This is an optimization exercise on Yosys and OpenROAD, whose aim is a short achievable clock period and few clock cycles, not a production implementation. Function was checked by simulation only, so behaviour that the tests miss may differ from the original. Some runs may be left out. An edit can pass the tests and still lose a function that they never use. No activity file was given, so power comes from the tool's default toggle rates.

`design.v`:
```
`timescale 1ns / 1ps
module alu(
    input wire [31:0] i_r,
    input wire [31:0] i_s,
    input wire [2:0] switch,
	 input wire [4:0] shamt,
    output wire o_zf,
    output reg [31:0] disp_code);
    always @*
        case(switch[2:0])
        3'b000: disp_code=i_r[31:0]&i_s[31:0];
        3'b001: disp_code=i_r[31:0]|i_s[31:0];
        3'b010: disp_code=i_r[31:0]+i_s[31:0];
        3'b110: disp_code=i_r[31:0]-i_s[31:0];
        3'b111: disp_code=i_r[31:0]<i_s[31:0]?1:0;
		  3'b011: disp_code=i_s[31:0]<<shamt;
		  3'b100: disp_code=i_s[31:0]>>shamt;
		  3'b101: disp_code=i_s[31:0]^i_r[31:0];
        endcase
	assign o_zf = (disp_code=={32{1'b0}})? 1'b1: 1'b0;
endmodule
`timescale 1ns / 1ps
module aluc(
   input wire [1:0] aluop,
	input wire [5:0] func,
	output reg[2:0] ctl
	);
	always@ *
	begin
		ctl = 3'b010;  
		case(aluop)
		2'b00:ctl = 3'b010; 
		2'b01:ctl = 3'b110; 
		2'b10:
		begin
			case(func)
				6'b100000:ctl = 3'b010; 
				6'b100010:ctl = 3'b110; 
				6'b100100:ctl = 3'b000; 
				6'b100101:ctl = 3'b001; 
				6'b101010:ctl = 3'b111; 
				6'b000000:ctl = 3'b011; 
				6'b000010:ctl = 3'b100; 
				6'b100110:ctl = 3'b101; 
			endcase
		end
		endcase
	end
endmodule
`timescale 1ns / 1ps
module clock_mux_2(A, B, Ctrl, S);
	parameter N=32;
	input wire[N-1:0] A, B;
	input wire Ctrl;
	output wire[N-1:0] S;
	assign S = (Ctrl == 1'b0) ? A : B;
endmodule
`timescale 1ns / 1ps
module clock_mux_4(S, Ctrl, A, B, C, D);
	parameter N=32;
	input wire[N-1:0] A, B, C, D;
	input wire [1:0] Ctrl;
	output reg [N-1:0] S;
	always @* begin
	  case (Ctrl)
	    2'b00: S=A;
		 2'b01: S=B;
		 2'b10: S=C;
		 2'b11: S=D;
	  endcase
	end
endmodule
`timescale 1ns / 1ps
module extend(
   input wire [15:0] i_16,
   output wire [31:0] o_32
   );
	assign o_32 = {{16{i_16[15]}},i_16};
endmodule
`timescale 1ns / 1ps
module register(
   input wire clk, 
	input wire rst, 
	input wire regwrite,
	input wire [31:0] datain,
	output reg [31:0] dataout
	);
	always @(posedge clk) begin
		if(rst)dataout<=0;
		else if(regwrite)dataout<=datain;
	end
endmodule
`timescale 1ns / 1ps
module clock_pc(
   input wire clk,
	input wire rst,
	input wire we,
	input wire [10:0] in,
	output reg [10:0] out
	);
	always @(posedge clk) begin
		if(rst)out<=0;
		else if(we)out<=in;
	end
endmodule
`timescale 1ns / 1ps
module statereg(
   input wire clk,
	input wire rst,
	input wire regwrite,
	input wire [3:0] datain,
	output reg [3:0] dataout
   );
	always @(posedge clk) begin
		if(rst)
			dataout<=0;
		else if(regwrite)
			dataout<=datain;
	end
endmodule
`timescale 1ns / 1ps
module clock_ctrl(
   input wire clk,
	input wire rst,
	input wire [5:0] op,
	output wire [18:0] ctrl
   );
	wire [3:0] now,nxt;
	wire ma,lw,sw,r ,bq,j,ai,bn;
	wire [19:0] mw;
	wire [20:0] temp;
	statereg sr0(clk,rst,1'b1,nxt,now);
	and(ma, op[5],~op[4],       ~op[2], op[1], op[0]); 
	and(lw, op[5],~op[4],~op[3],~op[2], op[1], op[0]); 
	and(sw, op[5],~op[4], op[3],~op[2], op[1], op[0]); 
	and(r ,~op[5],~op[4],~op[3],~op[2],~op[1],~op[0]); 
	and(bq,~op[5],~op[4],~op[3], op[2],~op[1],~op[0]); 
	and(bn,~op[5],~op[4],~op[3], op[2],~op[1], op[0]); 
	and(j ,~op[5],~op[4],~op[3],~op[2], op[1],~op[0]); 
	and(ai,~op[5],~op[4], op[3],~op[2],~op[1],~op[0]); 
	and(mw[0],~now[3],~now[2],~now[1],~now[0]);
	and(mw[1],~now[3],~now[2],~now[1],now[0]); 
	and(mw[2],~now[3],~now[2],~now[1],now[0],ma); 
	and(mw[3],~now[3],~now[2],~now[1],now[0],r ); 
	and(mw[4],~now[3],~now[2],~now[1],now[0],bq); 
	and(temp[0],~now[3],~now[2],~now[1],now[0],bn); 
	and(mw[5],~now[3],~now[2],~now[1],now[0],j ); 
	and(mw[6],~now[3],~now[2],~now[1],now[0],ai); 
	and(mw[7],~now[3],~now[2], now[1],~now[0]); 
	and(mw[8],~now[3],~now[2], now[1],~now[0],lw); 
	and(mw[9],~now[3],~now[2], now[1],~now[0],sw); 
	and(mw[10],~now[3],~now[2],now[1],~now[0],ai); 
	and(mw[11],~now[3],~now[2],now[1], now[0]); 
	and(mw[12],~now[3],now[2],~now[1],~now[0]); 
	and(mw[13],~now[3],now[2],~now[1], now[0]); 
	and(mw[14],~now[3],now[2], now[1],~now[0]); 
	and(mw[15],~now[3],now[2], now[1], now[0]); 
	and(mw[16],now[3],~now[2],~now[1],~now[0]); 
	and(mw[17], now[3],~now[2],~now[1],now[0]); 
	and(mw[18],now[3],~now[2], now[1],~now[0]); 
	and(temp[1],now[3],~now[2],now[1], now[0]); 
	or(nxt[3],mw[4],mw[5],mw[10],temp[0]);
	or(nxt[2],mw[3],mw[9],mw[11],mw[14]);
	or(nxt[1],mw[2],mw[3],mw[6],mw[8],mw[10],mw[14],temp[0]);
	or(nxt[0],mw[0],mw[5],mw[8],mw[9],mw[14],temp[0]);
	assign ctrl[18]=temp[1];              
	assign ctrl[17]=mw[14];                 
	or(ctrl[16],mw[16],temp[1]);          
	or(ctrl[15],mw[7],mw[14],mw[16],temp[1]);	 
	or(ctrl[14],mw[1],mw[7]);				 
	or(ctrl[13],mw[0],mw[1]);				 
	assign ctrl[12]=mw[15];					 
	assign ctrl[11]=mw[12];					 
	or(ctrl[10],mw[12],mw[15],mw[18]);	 
	or(ctrl[9],mw[11],mw[13]);				 
	or(ctrl[8],mw[0],mw[11]);				 
	assign ctrl[7] = mw[13];					 
	assign ctrl[6] = mw[0];						 
	assign ctrl[5] = mw[17];					 
	or(ctrl[4],mw[16],temp[1]);					 
	or(ctrl[3],mw[16],temp[1]);					 
	or(ctrl[2],mw[0],mw[17]);				 
	or(ctrl[1],mw[0],mw[7],mw[11],mw[14]);	 
	or(ctrl[0],mw[0],mw[1],mw[11],mw[14]);	 
endmodule
`timescale 1ns / 1ps
module regs(clk, rst, i_addr1, i_addr2, i_addr3,i_wreg, i_wdata, i_wen, o_op1, o_op2, o_op3);
	input wire clk, rst, i_wen;
	input wire[4:0] i_addr1, i_addr2, i_addr3, i_wreg;
	input wire[31:0] i_wdata;
	output wire[31:0] o_op1, o_op2, o_op3;
	reg [31:0]mem[31:0];
	assign o_op1 = (i_addr1 == 5'd0) ? 32'd0 : mem[i_addr1];
	assign o_op2 = (i_addr2 == 5'd0) ? 32'd0 : mem[i_addr2];
	assign o_op3 = (i_addr3 == 5'd0) ? 32'd0 : mem[i_addr3];  
	always @(posedge clk)
		if (i_wen && i_wreg != 5'd0)  
			mem[i_wreg] <= i_wdata;
endmodule
`timescale 1ns / 1ps
module mcpu(clk,rst,mem_addr,mem_wdata,mem_we,mem_rdata
    );
	 input wire clk,rst;
	 output wire [10:0] mem_addr;
	 output wire [31:0] mem_wdata;
	 output wire mem_we;
	 input wire [31:0] mem_rdata;
	 wire zero,PCWriteCond,PCWrite,IorD,MemRead,MemWrite,MemtoReg,IRWrite,RegDst,RegWrite,ALUSrcA;
	 wire and_out,or_out,selectzero,zeroout;
	 wire [1:0] PCSource,ALUSrcB,ALUop,seq;
	 wire [2:0] aluc;
	 wire [31:0] IR,Wdat,RdatA,RdatB,RinA,RinB,Result,ALUout,MDR,testResult,inst,Rdat1,Rdat2,extendout,pcout;
	 wire [10:0] Addr,next_pc;
	 wire [4:0] Wreg,test;
	 wire [18:0] ctrl;
	 assign selectzero = ctrl[18];
	 assign ALUop = ctrl[17:16];
	 assign ALUSrcA = ctrl[15];
	 assign ALUSrcB = ctrl[14:13];
	 assign RegDst = ctrl[12];
	 assign MemtoReg = ctrl[11];
	 assign RegWrite = ctrl[10];
	 assign IorD = ctrl[9];
	 assign MemRead = ctrl[8];
	 assign MemWrite = ctrl[7];
	 assign IRWrite = ctrl[6];
	 assign PCSource = ctrl[5:4];
	 assign PCWriteCond = ctrl[3];
	 assign PCWrite = ctrl[2];
	 assign seq = ctrl[1:0];
	 clock_ctrl x_clock_ctrl(clk,rst,IR[31:26],ctrl);
	 clock_mux_2 #(1) M0(zero,~zero,selectzero,zeroout);
	 and(and_out,zeroout,PCWriteCond);
	 or(or_out,and_out,PCWrite);
	 clock_mux_4 M1(pcout,PCSource,Result,ALUout,{6'b000000,IR[25:0]},32'h00000000);
	 clock_pc x_clock_pc(clk,rst,or_out,pcout[10:0],next_pc);
	 assign mem_addr = Addr;
	 assign mem_wdata = RdatB;
	 assign mem_we = MemWrite;
	 assign inst = mem_rdata;
	 register x_IR(clk,rst,IRWrite,inst,IR);
	 register x_MDR(clk,rst,1'b1,inst,MDR);
	 register x_A(clk,rst,1'b1,Rdat1,RdatA);
	 register x_B(clk,rst,1'b1,Rdat2,RdatB);
	 register x_ALUout(clk,rst,1'b1,Result,ALUout);
	 extend x_extend(IR[15:0],extendout);
	 clock_mux_2 #(5) M2(IR[20:16],IR[15:11],RegDst,Wreg);
	 clock_mux_2 #(11) M6(next_pc,ALUout[10:0],IorD,Addr);
	 clock_mux_2 #(32) M3(ALUout,MDR,MemtoReg,Wdat);
	 clock_mux_2 #(32) M4({{21'b000000000000000000000},next_pc},RdatA,ALUSrcA,RinA);
	 clock_mux_4 M5(RinB,ALUSrcB,RdatB,32'h00000001,extendout,extendout);
	 regs x_regs(clk,rst,IR[25:21],IR[20:16],test,Wreg,Wdat,RegWrite,Rdat1,Rdat2,testResult);
	 aluc x_aluc(ALUop,IR[5:0],aluc);
	 alu x_alu(RinA,RinB,aluc,IR[10:6],zero,Result);
	 assign test[4:0]=5'd0;
endmodule
```
`run.sh`:
```
#!/bin/bash
# synth_recipe.tcl (not shown) runs the flow's synth.tcl, then flattens the netlist and writes it again
# the make line also repeats each setting of config.mk as NAME=value (left out here)
make -C /OpenROAD-flow-scripts/flow DESIGN_CONFIG=/design/flow/config.mk WORK_HOME=/design/flow/orfs CLKGATE_MAP_FILE= SYNTH_SCRIPT=/design/flow/synth_recipe.tcl finish
```
`config.mk`:
```
export PLATFORM = sky130hd
export DESIGN_NAME = mcpu
export DESIGN_NICKNAME = mcpu
export VERILOG_FILES = /design/flow/design.v
export SDC_FILE = /design/flow/constraint.sdc
export NUM_CORES = 4
export LEC_CHECK = 0
export CAP_MARGIN = 20
export CORE_MARGIN = 2
export CORE_UTILIZATION = 40
export SLEW_MARGIN = 20
```
`constraint.sdc`:
```
create_clock -name core_clock -period 10.0 [get_ports {clk}]
set_input_delay 2.0000 -clock core_clock [delete_from_list [all_inputs] [get_ports {clk}]]
set_output_delay 2.0000 -clock core_clock [all_outputs]
set_load 0.01 [all_outputs]
```
==> results.py, run 1 <==
metrics = {
    "floorplan": {
        "n_tap_cell": 2072,
    },
    "clock_network": {
        "clkTransAtPathRegs_ns": 0.07,
        "post_cts_buffers": 0,
        "cts_buffer_depth": 3,
        "cts_buffers": 120,
        "clock_sink_count": 1199,
    },
    "synthesis": {
        "synth_common_cells": "edfxtp_1 (1024), mux4_2 (508), nand2_1 (340)",
        "synth_area_leader_cell": "edfxtp_1",
        "synthCells": 4577,
        "async_flop_share": 0,
        "yosysMostFrequentCell": "edfxtp_1",
        "synthXorXnorAreaFrac": 0.003850,
        "synth.area.top_cells": "edfxtp_1 (48%), mux4_2 (18%), dfxtp_1 (5.5%)",
        "yosys_most_used_dff": "edfxtp_1",
    },
    "layout": {
        "regArea_um2": 34300,
        "num-nonclk-inverters": 109,
        "clkbuf_count": 154,
        "area_share_nonclk_buffers": 0.02505,
        "multi_input_area_share": 0.3936,
        "clk_share": 0.05668,
    },
    "pwr": {
        "clockPowerShare": 0.240,
        "p_clk_mw": 4.62,
        "p_per_area_nw_per_um2": 271.1,
    },
    "grt": {
        "grt_pass1_vias": 43240,
        "grtUsageMet2": 0.4463,
        "grt_pass1_wl_mm": 328.7,
        "grt.overflow.total": 0,
    },
    "detailed_routing": {
        "drc_errors": 0,
        "wl_met1_mm": 92.40,
    },
    "critical_path": {
        "critPathSlowestCell": "o311ai_0",
        "r2r_slack_ns": 1.16,
    },
    "timing": {
        "fin_crit_sh": 0.8839,
        "hold_slack_ns": 0.5017,
        "setup_ws_ns": 1.161,
    },
    "outcome": {
        "status": "timing/DRC/antenna clean",
    },
    "placed_design": {
        "port_buffers": 77,
    },
}
Testbench counts for the RTL of run 1, summed over its fixed seeds: cycles 57,967.
==> run_1/m1.png <==
Cells faint in the background.
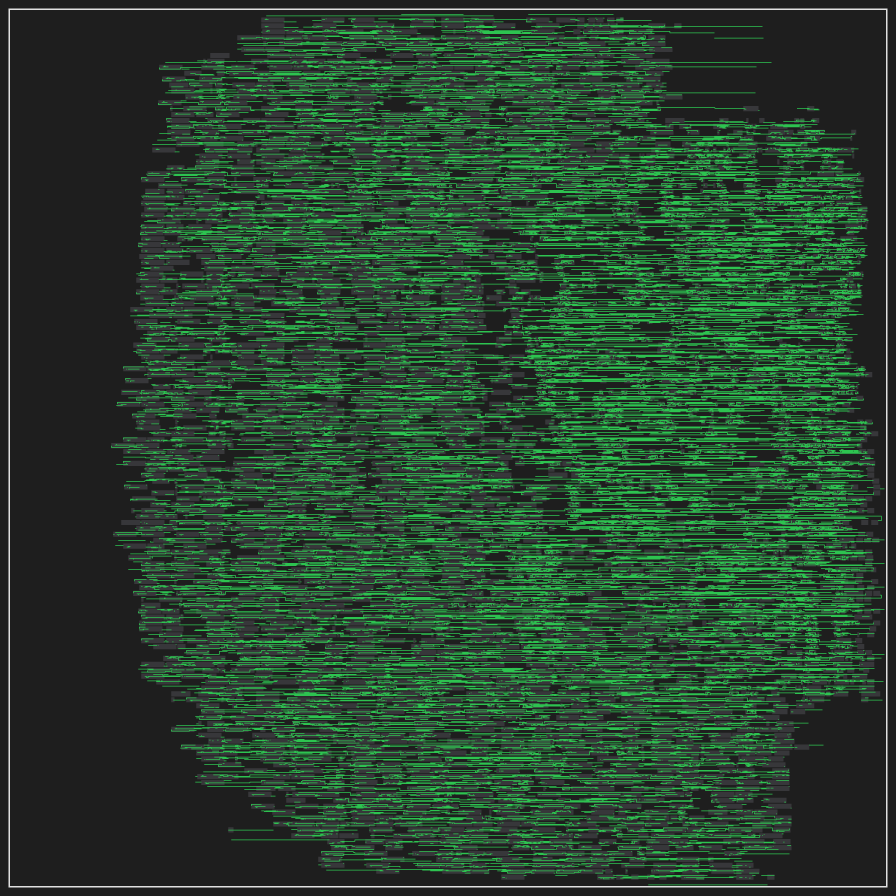
longest straight run: 110 um
nets with wire on the layer: 4427
share of all routed wire: 39%
main direction: horizontal
wire length on this layer: 92.4 mm

==> run_1/m2.png <==
The bar under the picture is 100 um long. Cells faint in the background.
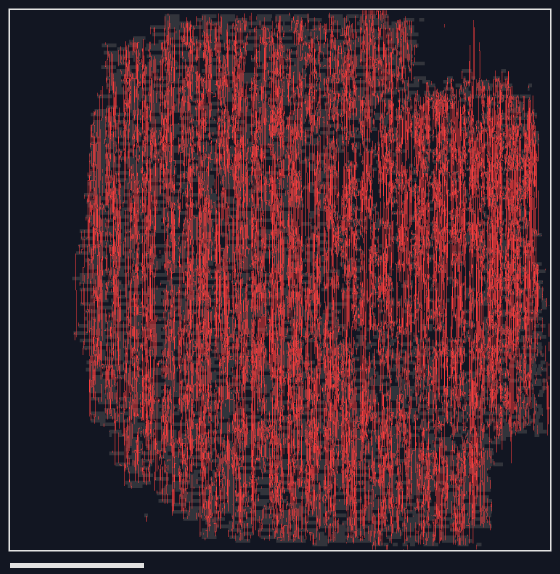
nets with wire on the layer: 4046
longest straight run: 164 um
main direction: vertical
share of all routed wire: 46%

==> run_1/m3.png <==
The bar under the picture is 100 um long.
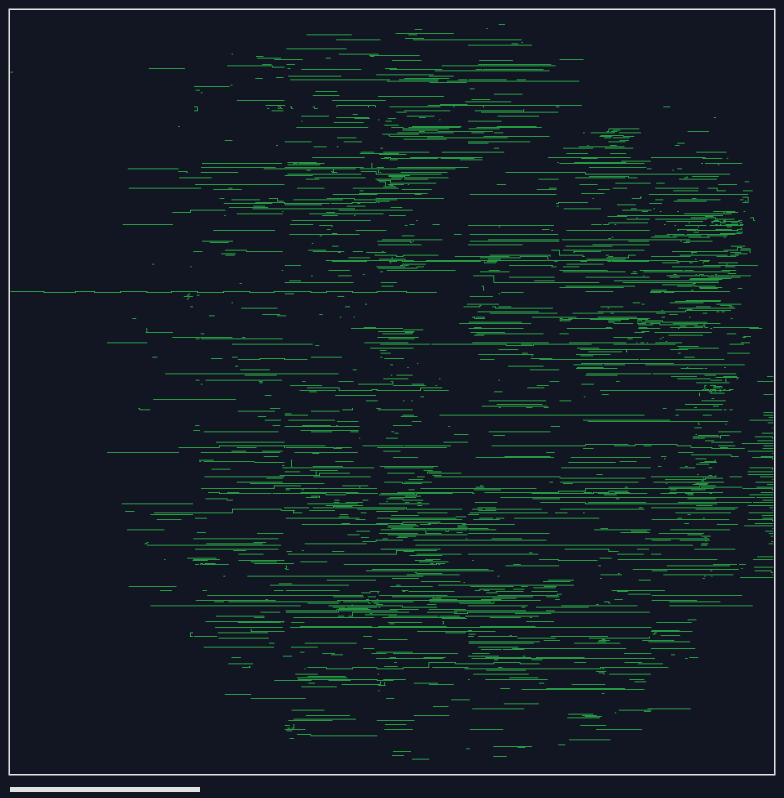
longest straight run: 190 um
nets with wire on the layer: 653
WL final: 234.3 mm
via count: 44640
GR Util met3: 0.05207

==> run_1/m4.png <==
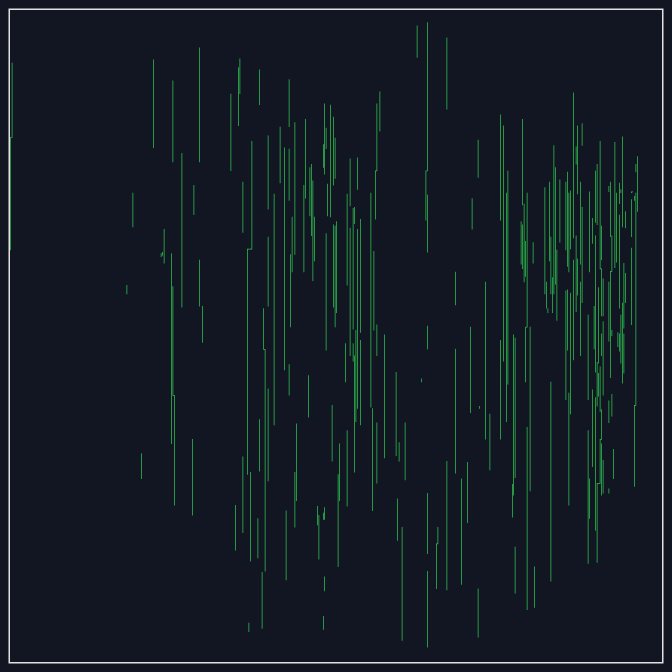
nets with wire on the layer: 151
share of all routed wire: 4.4%

--- run 2 (changed files replaced; the others as in run 1) ---
removed: run.sh
==> design.v <==
`timescale 1ns / 1ps
module mcpu(clk,rst,mem_addr,mem_wdata,mem_we,mem_rdata);
	input wire clk,rst;
	output wire [10:0] mem_addr;
	output wire [31:0] mem_wdata;
	output wire mem_we;
	input wire [31:0] mem_rdata;
	localparam CB = 4;               
	localparam CN = 1 << CB;
	localparam TW = 11 - CB;         
	function [32:0] ks32;
		input [31:0] a, b;
		input cin;
		reg [31:0] g, p, g2, p2, x;
		integer i, l, d;
		begin
			x = a ^ b;
			g = a & b;
			g[0] = g[0] | (x[0] & cin);
			p = x;
			d = 1;
			for (l = 0; l < 5; l = l + 1) begin
				for (i = 0; i < 32; i = i + 1)
					if (i >= d) begin
						g2[i] = g[i] | (p[i] & g[i-d]);
						p2[i] = p[i] & p[i-d];
					end else begin
						g2[i] = g[i];
						p2[i] = p[i];
					end
				g = g2;
				p = p2;
				d = d * 2;
			end
			ks32 = {g[31], x ^ {g[30:0], cin}};
		end
	endfunction
	function [31:0] onehot5;
		input [4:0] a;
		integer i;
		begin
			for (i = 0; i < 32; i = i + 1)
				onehot5[i] = (a == i);
		end
	endfunction
	function [CN-1:0] onehotc;
		input [CB-1:0] a;
		integer i;
		begin
			for (i = 0; i < CN; i = i + 1)
				onehotc[i] = (a == i);
		end
	endfunction
	reg [10:0] nfb;                  
	reg [CN-1:0] nfb_oh;             
	reg [10:0] addr_q;               
	reg        d_v;
	reg [31:0] d_ir;
	reg [31:0] d_rs_oh, d_rt_oh;     
	reg [10:0] d_pcp1;
	reg        d_pt;
	reg [31:0] e_a, e_b, e_sd;
	reg        e_cin;
	reg [6:0]  e_op;                 
	reg [4:0]  e_sh;
	reg [4:0]  e_wd;                 
	reg [4:0]  e_ld;                 
	reg        e_mem, e_st;          
	reg        e_br, e_bne, e_pt;    
	reg [10:0] e_alt;                
	reg        m_busy, m_we;
	reg [10:0] m_addr;
	reg [31:0] m_wdata;
	reg [4:0]  m_wd;                 
	reg        m_isld;               
	reg [31:0] m_res;                
	reg [31:0] c_data [0:CN-1];
	reg [TW-1:0] c_tag [0:CN-1];
	reg [10:0] c_tgt [0:CN-1];
	reg [CN-1:0] c_pt;
	reg [CN-1:0] c_val;
	reg          fl_v;
	reg [CN-1:0] fl_oh;
	reg [31:0]   fl_data;
	reg [10:0]   fl_pc;
	reg [31:0] rf [1:31];
	assign mem_addr  = addr_q;
	assign mem_we    = m_we;
	assign mem_wdata = m_wdata;
	reg [31:0] cr_data;
	reg [TW-1:0] cr_tag;
	reg [10:0] cr_tgt;
	reg cr_pt, cr_val;
	integer k;
	always @* begin
		cr_data = 32'd0;
		cr_tag = {TW{1'b0}};
		cr_tgt = 11'd0;
		cr_pt = 1'b0;
		cr_val = 1'b0;
		for (k = 0; k < CN; k = k + 1) begin
			cr_data = cr_data | ({32{nfb_oh[k]}} & c_data[k]);
			cr_tag = cr_tag | ({TW{nfb_oh[k]}} & c_tag[k]);
			cr_tgt = cr_tgt | ({11{nfb_oh[k]}} & c_tgt[k]);
			cr_pt = cr_pt | (nfb_oh[k] & c_pt[k]);
			cr_val = cr_val | (nfb_oh[k] & c_val[k]);
		end
	end
	wire c_hit = cr_val & (cr_tag == nfb[10:CB]);
	wire fetch_ok = ~m_busy | c_hit;
	wire [32:0] nfb1_s = ks32({21'd0, nfb}, 32'd0, 1'b1);
	wire [10:0] nf1 = nfb1_s[10:0];
	wire [5:0] m_op = mem_rdata[31:26];
	wire m_j  = (m_op == 6'b000010);
	wire m_br = (m_op[5:1] == 5'b00010);
	wire m_pt = m_j | (m_br & ((mem_rdata[25:21] == mem_rdata[20:16]) ? ~m_op[0] : (mem_rdata[15] | m_op[0])));
	wire m_bpt = m_pt & ~m_j;                
	wire [32:0] tgt_s = ks32({21'd0, nfb}, {21'd0, mem_rdata[10:0]}, 1'b1);
	wire [31:0] fw = m_busy ? cr_data : mem_rdata;
	wire f_pt = m_busy ? cr_pt : m_pt;
	wire [5:0] op = d_ir[31:26];
	wire [4:0] rs = d_ir[25:21], rt = d_ir[20:16], rd = d_ir[15:11];
	wire [5:0] fn = d_ir[5:0];
	wire [31:0] imm = {{16{d_ir[15]}}, d_ir[15:0]};
	wire i_r   = (op == 6'b000000);
	wire i_addi= (op == 6'b001000);
	wire i_lw  = (op == 6'b100011);
	wire i_sw  = (op == 6'b101011);
	wire i_beq = (op == 6'b000100);
	wire i_bne = (op == 6'b000101);
	wire i_br  = i_beq | i_bne;
	wire use_rs = i_r | i_addi | i_lw | i_sw | i_br;
	wire use_rt = i_r | i_sw | i_br;
	wire f_sub = i_r & (fn == 6'b100010);
	wire f_and = i_r & (fn == 6'b100100);
	wire f_or  = i_r & (fn == 6'b100101);
	wire f_xor = i_r & (fn == 6'b100110);
	wire f_slt = i_r & (fn == 6'b101010);
	wire f_sll = i_r & (fn == 6'b000000);
	wire f_srl = i_r & (fn == 6'b000010);
	wire [32:0] d_sum = ks32({21'd0, d_pcp1}, {21'd0, d_ir[10:0]}, 1'b0);
	wire [10:0] d_tgt = d_sum[10:0];     
	wire f_add = ~(f_and | f_or | f_xor | f_slt | f_sll | f_srl);   
	reg [31:0] rf_a, rf_b;
	always @* begin
		rf_a = 32'd0;
		rf_b = 32'd0;
		for (k = 1; k < 32; k = k + 1) begin
			rf_a = rf_a | ({32{d_rs_oh[k]}} & rf[k]);
			rf_b = rf_b | ({32{d_rt_oh[k]}} & rf[k]);
		end
	end
	wire [31:0] e_res;
	wire [31:0] m_val = m_isld ? mem_rdata : m_res;
	wire [31:0] va = (e_wd != 5'd0 && e_wd == rs) ? e_res :
	                 (m_wd != 5'd0 && m_wd == rs) ? m_val : rf_a;
	wire [31:0] vb = (e_wd != 5'd0 && e_wd == rt) ? e_res :
	                 (m_wd != 5'd0 && m_wd == rt) ? m_val : rf_b;
	wire stall = d_v & (e_ld != 5'd0) & ((use_rs & (rs == e_ld)) | (use_rt & (rt == e_ld)));
	wire kill = e_br & (((e_a == e_b) ^ e_bne) ^ e_pt);
	wire d_go = d_v & ~stall & ~kill;        
	wire d_acc = ~d_v | ~stall;              
	wire s_go   = d_acc & fetch_ok;
	wire s_hold = ~(d_acc & fetch_ok);
	wire s_seq  = s_go & ~f_pt;
	wire s_ctgt = s_go & m_busy & cr_pt;
	wire s_jtgt = s_go & ~m_busy & m_j;
	wire s_btgt = s_go & ~m_busy & m_bpt;
	wire [10:0] nfb_k = ({11{s_hold}} & nfb)
	                  | ({11{s_seq}} & nf1) | ({11{s_ctgt}} & cr_tgt)
	                  | ({11{s_jtgt}} & mem_rdata[10:0]) | ({11{s_btgt}} & tgt_s[10:0]);
	wire [10:0] nfb_n = kill ? e_alt : nfb_k;
	wire [10:0] addr_n = e_mem ? sum[10:0] : nfb_n;
	wire [CN-1:0] nfb_oh_k = ({CN{s_hold}} & nfb_oh)
	                       | ({CN{s_seq}} & {nfb_oh[CN-2:0], nfb_oh[CN-1]})
	                       | ({CN{s_ctgt}} & onehotc(cr_tgt[CB-1:0]))
	                       | ({CN{s_jtgt}} & onehotc(mem_rdata[CB-1:0]))
	                       | ({CN{s_btgt}} & onehotc(tgt_s[CB-1:0]));
	wire [CN-1:0] nfb_oh_n = kill ? onehotc(e_alt[CB-1:0]) : nfb_oh_k;
	wire [32:0] sum_s = ks32(e_a, e_b, e_cin);
	wire [31:0] sum = sum_s[31:0];
	wire e_cout = sum_s[32];
	wire [31:0] shl = e_b << e_sh;
	wire [31:0] shr = e_b >> e_sh;
	assign e_res = ({32{e_op[0]}} & sum)
	             | ({32{e_op[1]}} & (e_a & e_b))
	             | ({32{e_op[2]}} & (e_a | e_b))
	             | ({32{e_op[3]}} & (e_a ^ e_b))
	             | ({32{e_op[4]}} & {31'd0, ~e_cout})
	             | ({32{e_op[5]}} & shl)
	             | ({32{e_op[6]}} & shr);
	always @(posedge clk) begin
		for (k = 1; k < 32; k = k + 1)
			if (m_wd == k)
				rf[k] <= m_val;
	end
	wire [5:0] fl_op = fl_data[31:26];
	wire fl_j  = (fl_op == 6'b000010);
	wire fl_br = (fl_op[5:1] == 5'b00010);
	wire fl_pt = fl_j | (fl_br & ((fl_data[25:21] == fl_data[20:16]) ? ~fl_op[0] : (fl_data[15] | fl_op[0])));
	wire [32:0] fl_sum = ks32({21'd0, fl_pc}, {21'd0, fl_data[10:0]}, 1'b1);
	wire [10:0] fl_tgt = fl_j ? fl_data[10:0] : fl_sum[10:0];
	always @(posedge clk) begin
		if (rst) begin
			fl_v <= 1'b0;
			c_val <= {CN{1'b0}};
		end else begin
			fl_v <= ~m_busy;
			if (m_we && c_tag[m_addr[CB-1:0]] == m_addr[10:CB])
				c_val[m_addr[CB-1:0]] <= 1'b0;
			else if (fl_v)
				c_val <= c_val | fl_oh;
		end
		fl_oh <= nfb_oh;
		fl_data <= mem_rdata;
		fl_pc <= nfb;
		for (k = 0; k < CN; k = k + 1)
			if (fl_v & fl_oh[k]) begin
				c_data[k] <= fl_data;
				c_tag[k] <= fl_pc[10:CB];
				c_tgt[k] <= fl_tgt;
				c_pt[k] <= fl_pt;
			end
	end
	always @(posedge clk) begin
		if (rst) begin
			nfb <= 11'd0;
			nfb_oh <= {{(CN-1){1'b0}}, 1'b1};
			addr_q <= 11'd0;
			d_v <= 1'b0;
		end else begin
			nfb <= nfb_n;
			nfb_oh <= nfb_oh_n;
			addr_q <= addr_n;
			if (kill)
				d_v <= 1'b0;
			else if (d_acc)
				d_v <= fetch_ok;
		end
		if (d_acc) begin
			d_ir <= fw;
			d_rs_oh <= onehot5(fw[25:21]);
			d_rt_oh <= onehot5(fw[20:16]);
			d_pcp1 <= nf1;
			d_pt <= f_pt;
		end
		if (rst | ~d_go) begin
			e_wd <= 5'd0;
			e_ld <= 5'd0;
			e_mem <= 1'b0;
			e_st <= 1'b0;
			e_br <= 1'b0;
		end else begin
			e_wd <= (i_r ? rd : (i_addi ? rt : 5'd0));
			e_ld <= i_lw ? rt : 5'd0;
			e_mem <= i_lw | i_sw;
			e_st <= i_sw;
			e_br <= i_br;
		end
		e_bne <= i_bne;
		e_pt <= d_pt;
		e_a <= va;
		e_b <= (i_r | i_br) ? ((f_sub | f_slt) ? ~vb : vb) : imm;
		e_cin <= f_sub | f_slt;
		e_sd <= vb;
		e_op <= {f_srl, f_sll, f_slt, f_xor, f_or, f_and, f_add};
		e_sh <= d_ir[10:6];
		e_alt <= d_pt ? d_pcp1 : d_tgt;
		if (rst) begin
			m_busy <= 1'b0;
			m_we <= 1'b0;
			m_wd <= 5'd0;
		end else begin
			m_busy <= e_mem;
			m_we <= e_st;
			m_wd <= e_wd | e_ld;
		end
		m_isld <= e_ld != 5'd0;
		m_res <= e_res;
		m_addr <= sum[10:0];
		m_wdata <= e_sd;
	end
endmodule
==> flow/run.sh <==
#!/bin/bash
# Own layout flow: the standard layout (standard.sh, standard synthesis),
# except that timing repair aims for more setup slack than the 10 ns target
# needs (SETUP_SLACK_MARGIN, from flow/margin.txt), so the layout reaches a
# shorter period. Each step's full output goes to a log file in the work folder.
set -euo pipefail
MARGIN=$(cat flow/margin.txt)
bash standard.sh synth > log_synth.txt 2>&1
for step in floorplan place cts route finish; do
  bash standard.sh SETUP_SLACK_MARGIN=$MARGIN $step > log_$step.txt 2>&1
done
==> flow/margin.txt <==
6.6
==> standard.sh <==
#!/bin/bash
# synth_recipe.tcl (not shown) runs the flow's synth.tcl, then flattens the netlist and writes it again
# the make line also repeats each setting of config.mk as NAME=value (left out here)
make -C /OpenROAD-flow-scripts/flow DESIGN_CONFIG=/design/flow/config.mk WORK_HOME=/design/flow/orfs CLKGATE_MAP_FILE= SYNTH_SCRIPT=/design/flow/synth_recipe.tcl "${@:-finish}"
==> config.mk <==
export PLATFORM = sky130hd
export DESIGN_NAME = mcpu
export DESIGN_NICKNAME = mcpu
export VERILOG_FILES = /design/flow/design.v
export SDC_FILE = /design/flow/constraint.sdc
export NUM_CORES = 4
export LEC_CHECK = 0
export CAP_MARGIN = 20
export CORE_MARGIN = 2
export CORE_UTILIZATION = 30
export PLACE_DENSITY = 0.45
export SLEW_MARGIN = 20
==> run 2 against run 1 <==
  * Via count up 64%
  * Sequential share of layout area up 9.4 points
  * Utilization down 9.4 points
  * Combinational power down 62%
  * Critical path type unchanged
  * Clock-buffer cell count up 168
  * Register-to-register slack better by 5.2 ns
  * Total power up 23%
  * First-iteration DRC count up 130%
  * Critical path depth down 12
  * Still clean on timing, DRC and antenna
  * Hold slack worse by 0.18 ns
==> results.py, run 2 <==
metrics = {
    "placed_design": {
        "port_buffers": 77,
    },
    "clock_network": {
        "cts_buffers": 241,
        "post_cts_buffers": 64,
        "cts_buffer_depth": 4,
        "clock_sink_count": 2247,
        "clkTransAtPathRegs_ns": 0.06,
    },
    "layout": {
        "num-nonclk-inverters": 151,
        "regArea_um2": 64370,
        "clk_share": 0.07355,
        "multi_input_area_share": 0.2659,
        "area_share_nonclk_buffers": 0.03276,
    },
    "timing": {
        "hold_slack_ns": 0.3252,
        "setup_ws_ns": 6.399,
    },
    "synthesis": {
        "synthCells": 6726,
        "synth_common_cells": "edfxtp_1 (1914), a22oi_1 (649), a221oi_1 (387)",
        "synth.area.top_cells": "edfxtp_1 (61%), dfxtp_1 (7.0%), a22oi_1 (5.1%)",
        "synth_area_leader_cell": "edfxtp_1",
        "synthXorXnorAreaFrac": 0.01156,
    },
    "grt": {
        "grt_pass1_vias": 69370,
        "grtUsageMet2": 0.3919,
        "met3_usage": 0.07882,
        "grt_pass1_wl_mm": 601.9,
    },
    "pwr": {
        "p_clk_mw": 9.42,
        "p_per_area_nw_per_um2": 212.0,
    },
    "critical_path": {
        "r2r_slack_ns": 6.40,
    },
    "floorplan": {
        "n_tap_cell": 4160,
    },
    "detailed_routing": {
        "drc_errors": 0,
    },
    "outcome": {
        "status": "timing/DRC/antenna clean",
    },
}
Testbench counts for the RTL of run 2, summed over its fixed seeds: cycles 18,136.
==> run_2/top_view.png <==
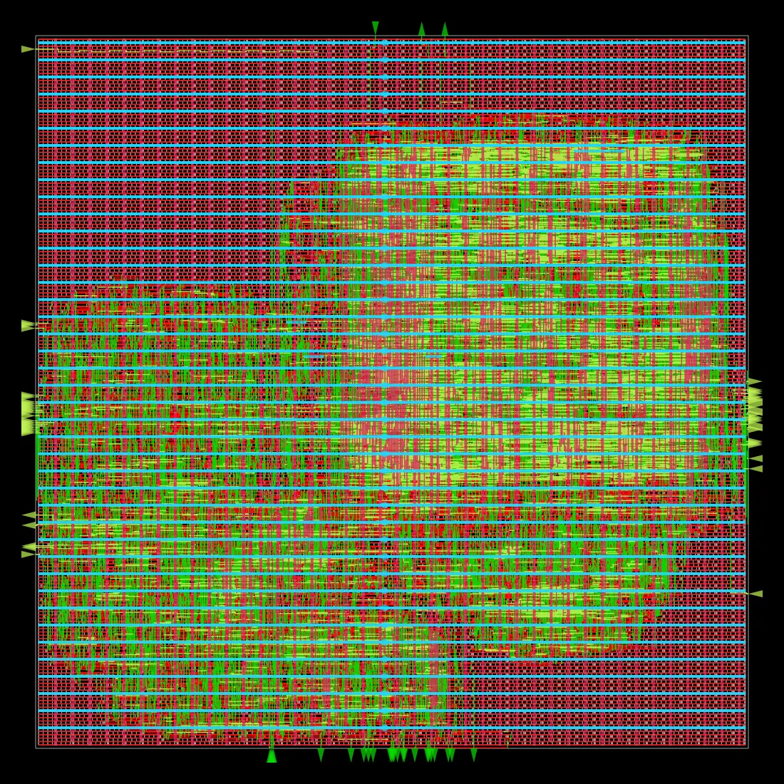
num ports: 78
Die Ht: 565.9 um
cell area after layout: 111800 um^2
WL final: 451.6 mm
die area: 320300 um^2

==> run_2/m3.png <==
The bar under the picture is 200 um long.
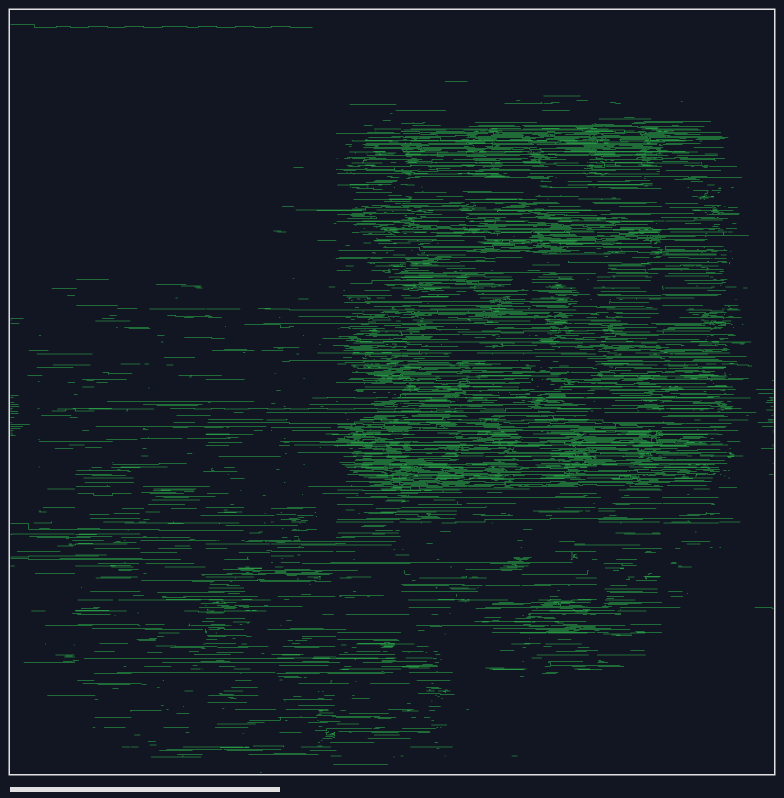
wire length on this layer: 60.6 mm
main direction: horizontal

==> run_2/m1.png <==
Cells faint in the background.
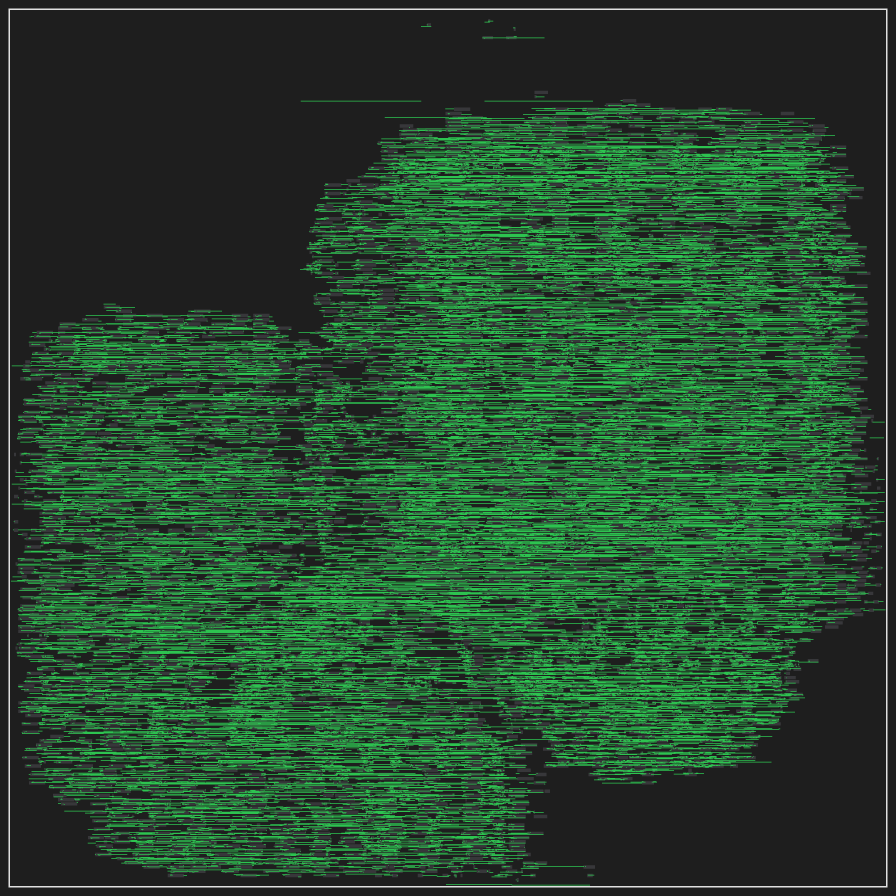
grt met1 use: 0.3724
via count: 73020

==> run_2/m4.png <==
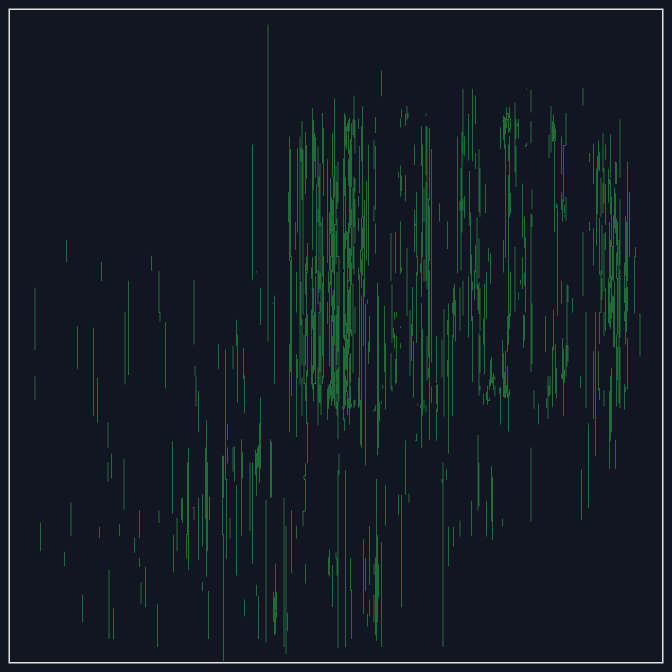

==> inputs of run 3 (changes only) <==
==> flow/margin.txt (replaced) <==
7.2
==> run_3/m2.png <==
The bar under the picture is 200 um long. Cells faint in the background.
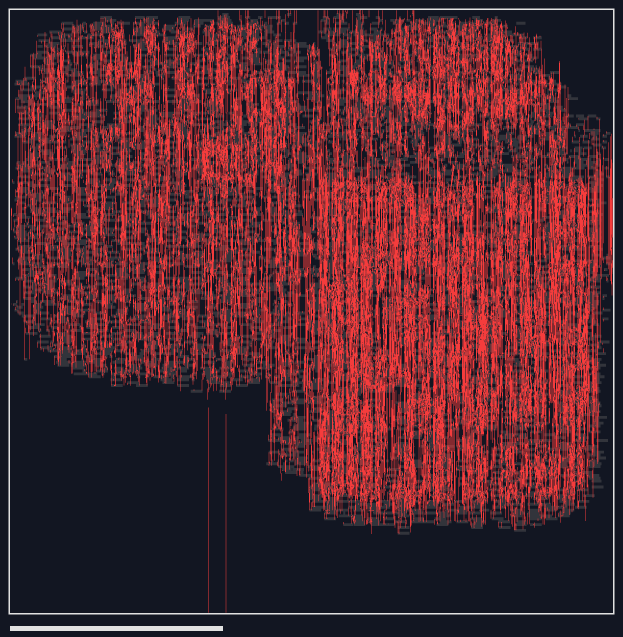
wire length on this layer: 199 mm
share of all routed wire: 42%
nets with wire on the layer: 6372
WL final: 475.5 mm
met2 GRT Util: 0.4154
via count: 75740

==> run_3/m1.png <==
Cells faint in the background.
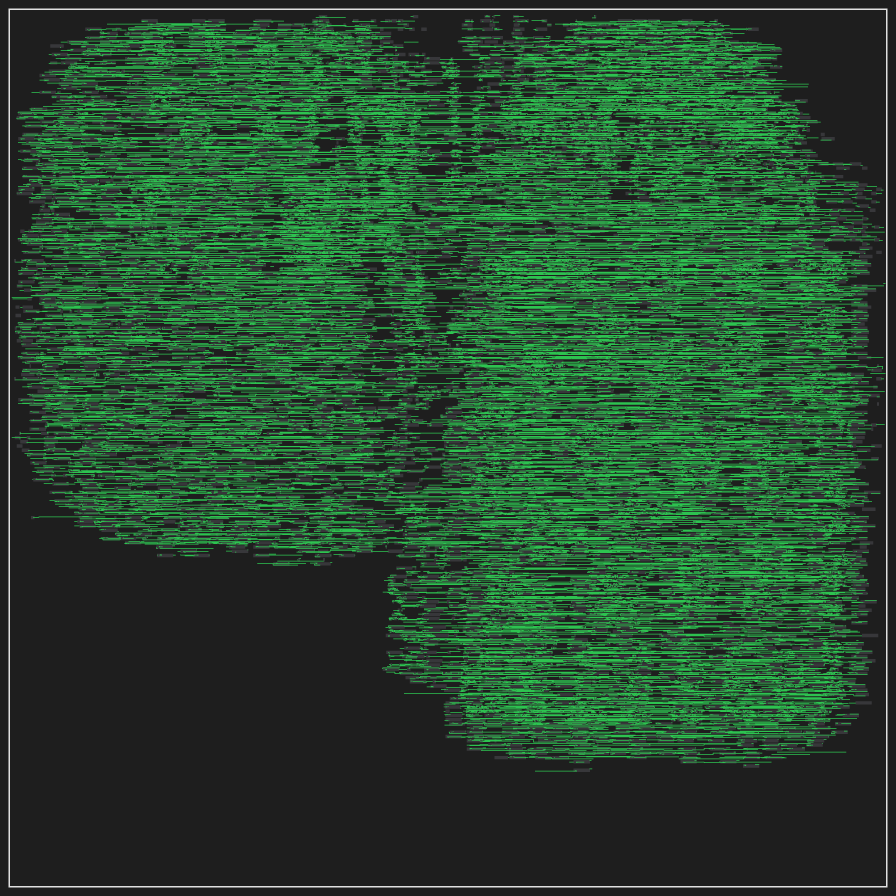
longest straight run: 179 um
nets with wire on the layer: 7012
wire length on this layer: 181 mm
share of all routed wire: 38%
main direction: horizontal

==> run_3/m4.png <==
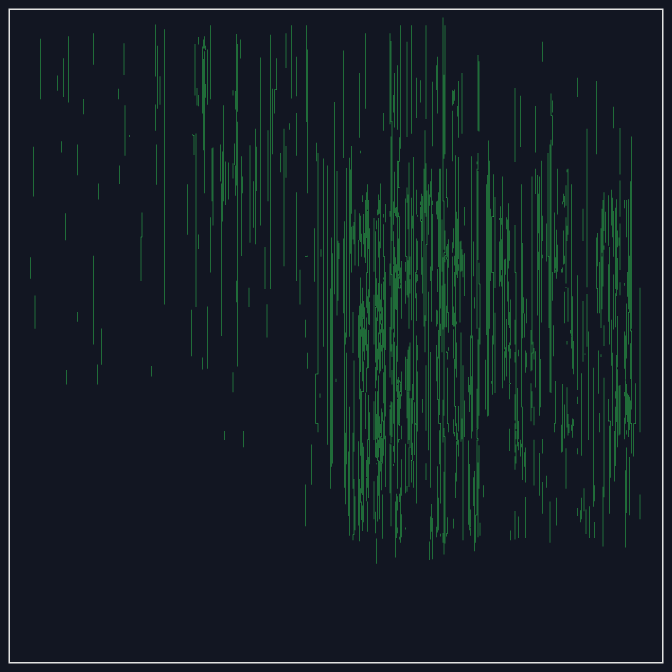
main direction: vertical
wire length on this layer: 32.4 mm
longest straight run: 242 um

==> run_3/top_view.png <==
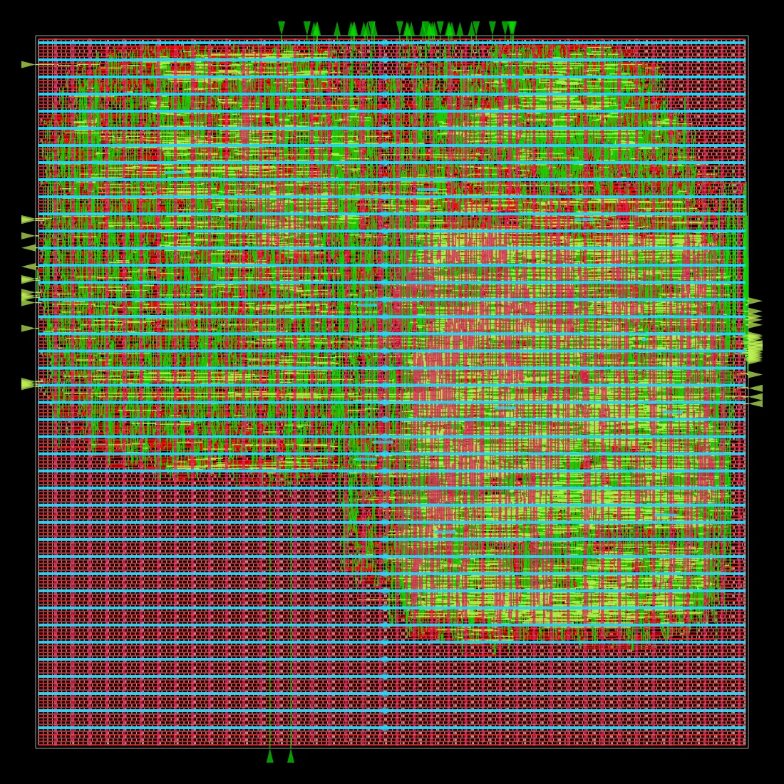
fin util: 0.3763
Row Count: 206

==> run 3 against run 2 <==
  * Sequential share of layout area down 3.1 points
  * Final area up 5.8%
  * Die area unchanged
  * Clock-buffer cell count up 16
  * Wire length up 5.3%
  * Synthesized area unchanged
  * Worst setup slack worse by 0.026 ns
  * Clock power down 4.1%
  * Fmax down 0.72%
  * Sequential power about the same
==> results.py, run 3 <==
metrics = {
    "synthesis": {
        "synthXorXnorAreaFrac": 0.01156,
        "synth_area_leader_cell": "edfxtp_1",
        "synth.area.top_cells": "edfxtp_1 (61%), dfxtp_1 (7.0%), a22oi_1 (5.1%)",
        "yosysMostFrequentCell": "edfxtp_1",
        "synth_common_cells": "edfxtp_1 (1914), a22oi_1 (649), a221oi_1 (387)",
        "ys_seq_elements": 2247,
        "yosys_most_used_dff": "edfxtp_1",
        "async_flop_share": 0,
        "synthCells": 6726,
        "synth_cell_types": 94,
    },
    "timing": {
        "setup_ws_ns": 6.373,
        "finalSetupViolCount": 0,
        "fin_crit_sh": 0.3627,
        "hold_slack_ns": 0.3165,
    },
    "critical_path": {
        "critPathMaxFanout": 4,
        "r2r_slack_ns": 6.54,
        "path_depth": 12,
        "critPathSlowestCell": "xor2_4",
    },
    "min_path": {
        "min-delay-start": "e_sd[6]",
    },
    "layout": {
        "num-nonclk-inverters": 151,
        "clkbuf_count": 338,
        "multi_input_area_share": 0.2747,
        "largest_register": "rf",
        "area_share_nonclk_buffers": 0.06470,
        "regArea_um2": 64460,
        "design_area_um2": 118300,
        "clk_share": 0.06615,
    },
    "grt": {
        "grt_pass1_vias": 71260,
        "grt_max_degree": 73,
        "grt.overflow.total": 0,
        "antenna_found_initial": 38,
        "grt_pass1_wl_mm": 630.6,
        "met3_usage": 0.08399,
        "globalRouteMet1Util": 0.3772,
    },
    "floorplan": {
        "fp.dieH_um": 565.9,
        "ios": 78,
        "n_tap_cell": 4160,
        "fp.dieW_um": 565.9,
        "dieArea_um2": 320300,
    },
    "clock_network": {
        "post_cts_buffers": 306,
        "clock_sink_count": 2247,
        "clkTransAtPathRegs_ns": 0.06,
        "cts_buffers": 240,
        "cts_buffer_depth": 4,
    },
    "pwr": {
        "clockPowerShare": 0.373,
        "seqPwrFrac": 0.463,
        "pg_comb_mw": 3.98,
        "p_clk_mw": 9.03,
        "p_per_area_nw_per_um2": 204.9,
    },
    "placed_design": {
        "port_buffers": 77,
    },
    "outcome": {
        "status": "timing/DRC/antenna clean",
    },
    "detailed_routing": {
        "ant_nets": 0,
        "drc_errors": 0,
    },
}

==> what the ideal ports hide <==
The flow's constraints put no driver on any port. The routed layouts listed below were extracted and timed again, unchanged, in two steps. Step 1 (the two cells are an assumption about what drives the block):
set clk [get_ports {clk}]
set_driving_cell -lib_cell sky130_fd_sc_hd__clkbuf_16 $clk
set_driving_cell -lib_cell sky130_fd_sc_hd__buf_2 [delete_from_list [all_inputs] $clk]
Step 2 also shifts input and output timing later by t, the mid clock arrival at the registers, as if the neighbouring blocks saw the same clock. Three values: no drivers, after step 1, after step 2; two values: the first two.
| run | t, ns | slack for setup (ns) | cell pins on the clock port's net |
|---|---|---|---|
| run 1 | 0.847 | 1.161 / 1.161 / 1.161 | 1 |
| run 2 | 1.020 | 6.399 / 6.399 / 5.537 | 1 |
| run 3 | 0.997 | 6.373 / 6.417 / 5.436 | 1 |
After both steps setup and hold are still met in every run listed. The setup slack of run 3, which loses most, moves by +0.044 ns with the drivers and by -0.937 ns with both steps.
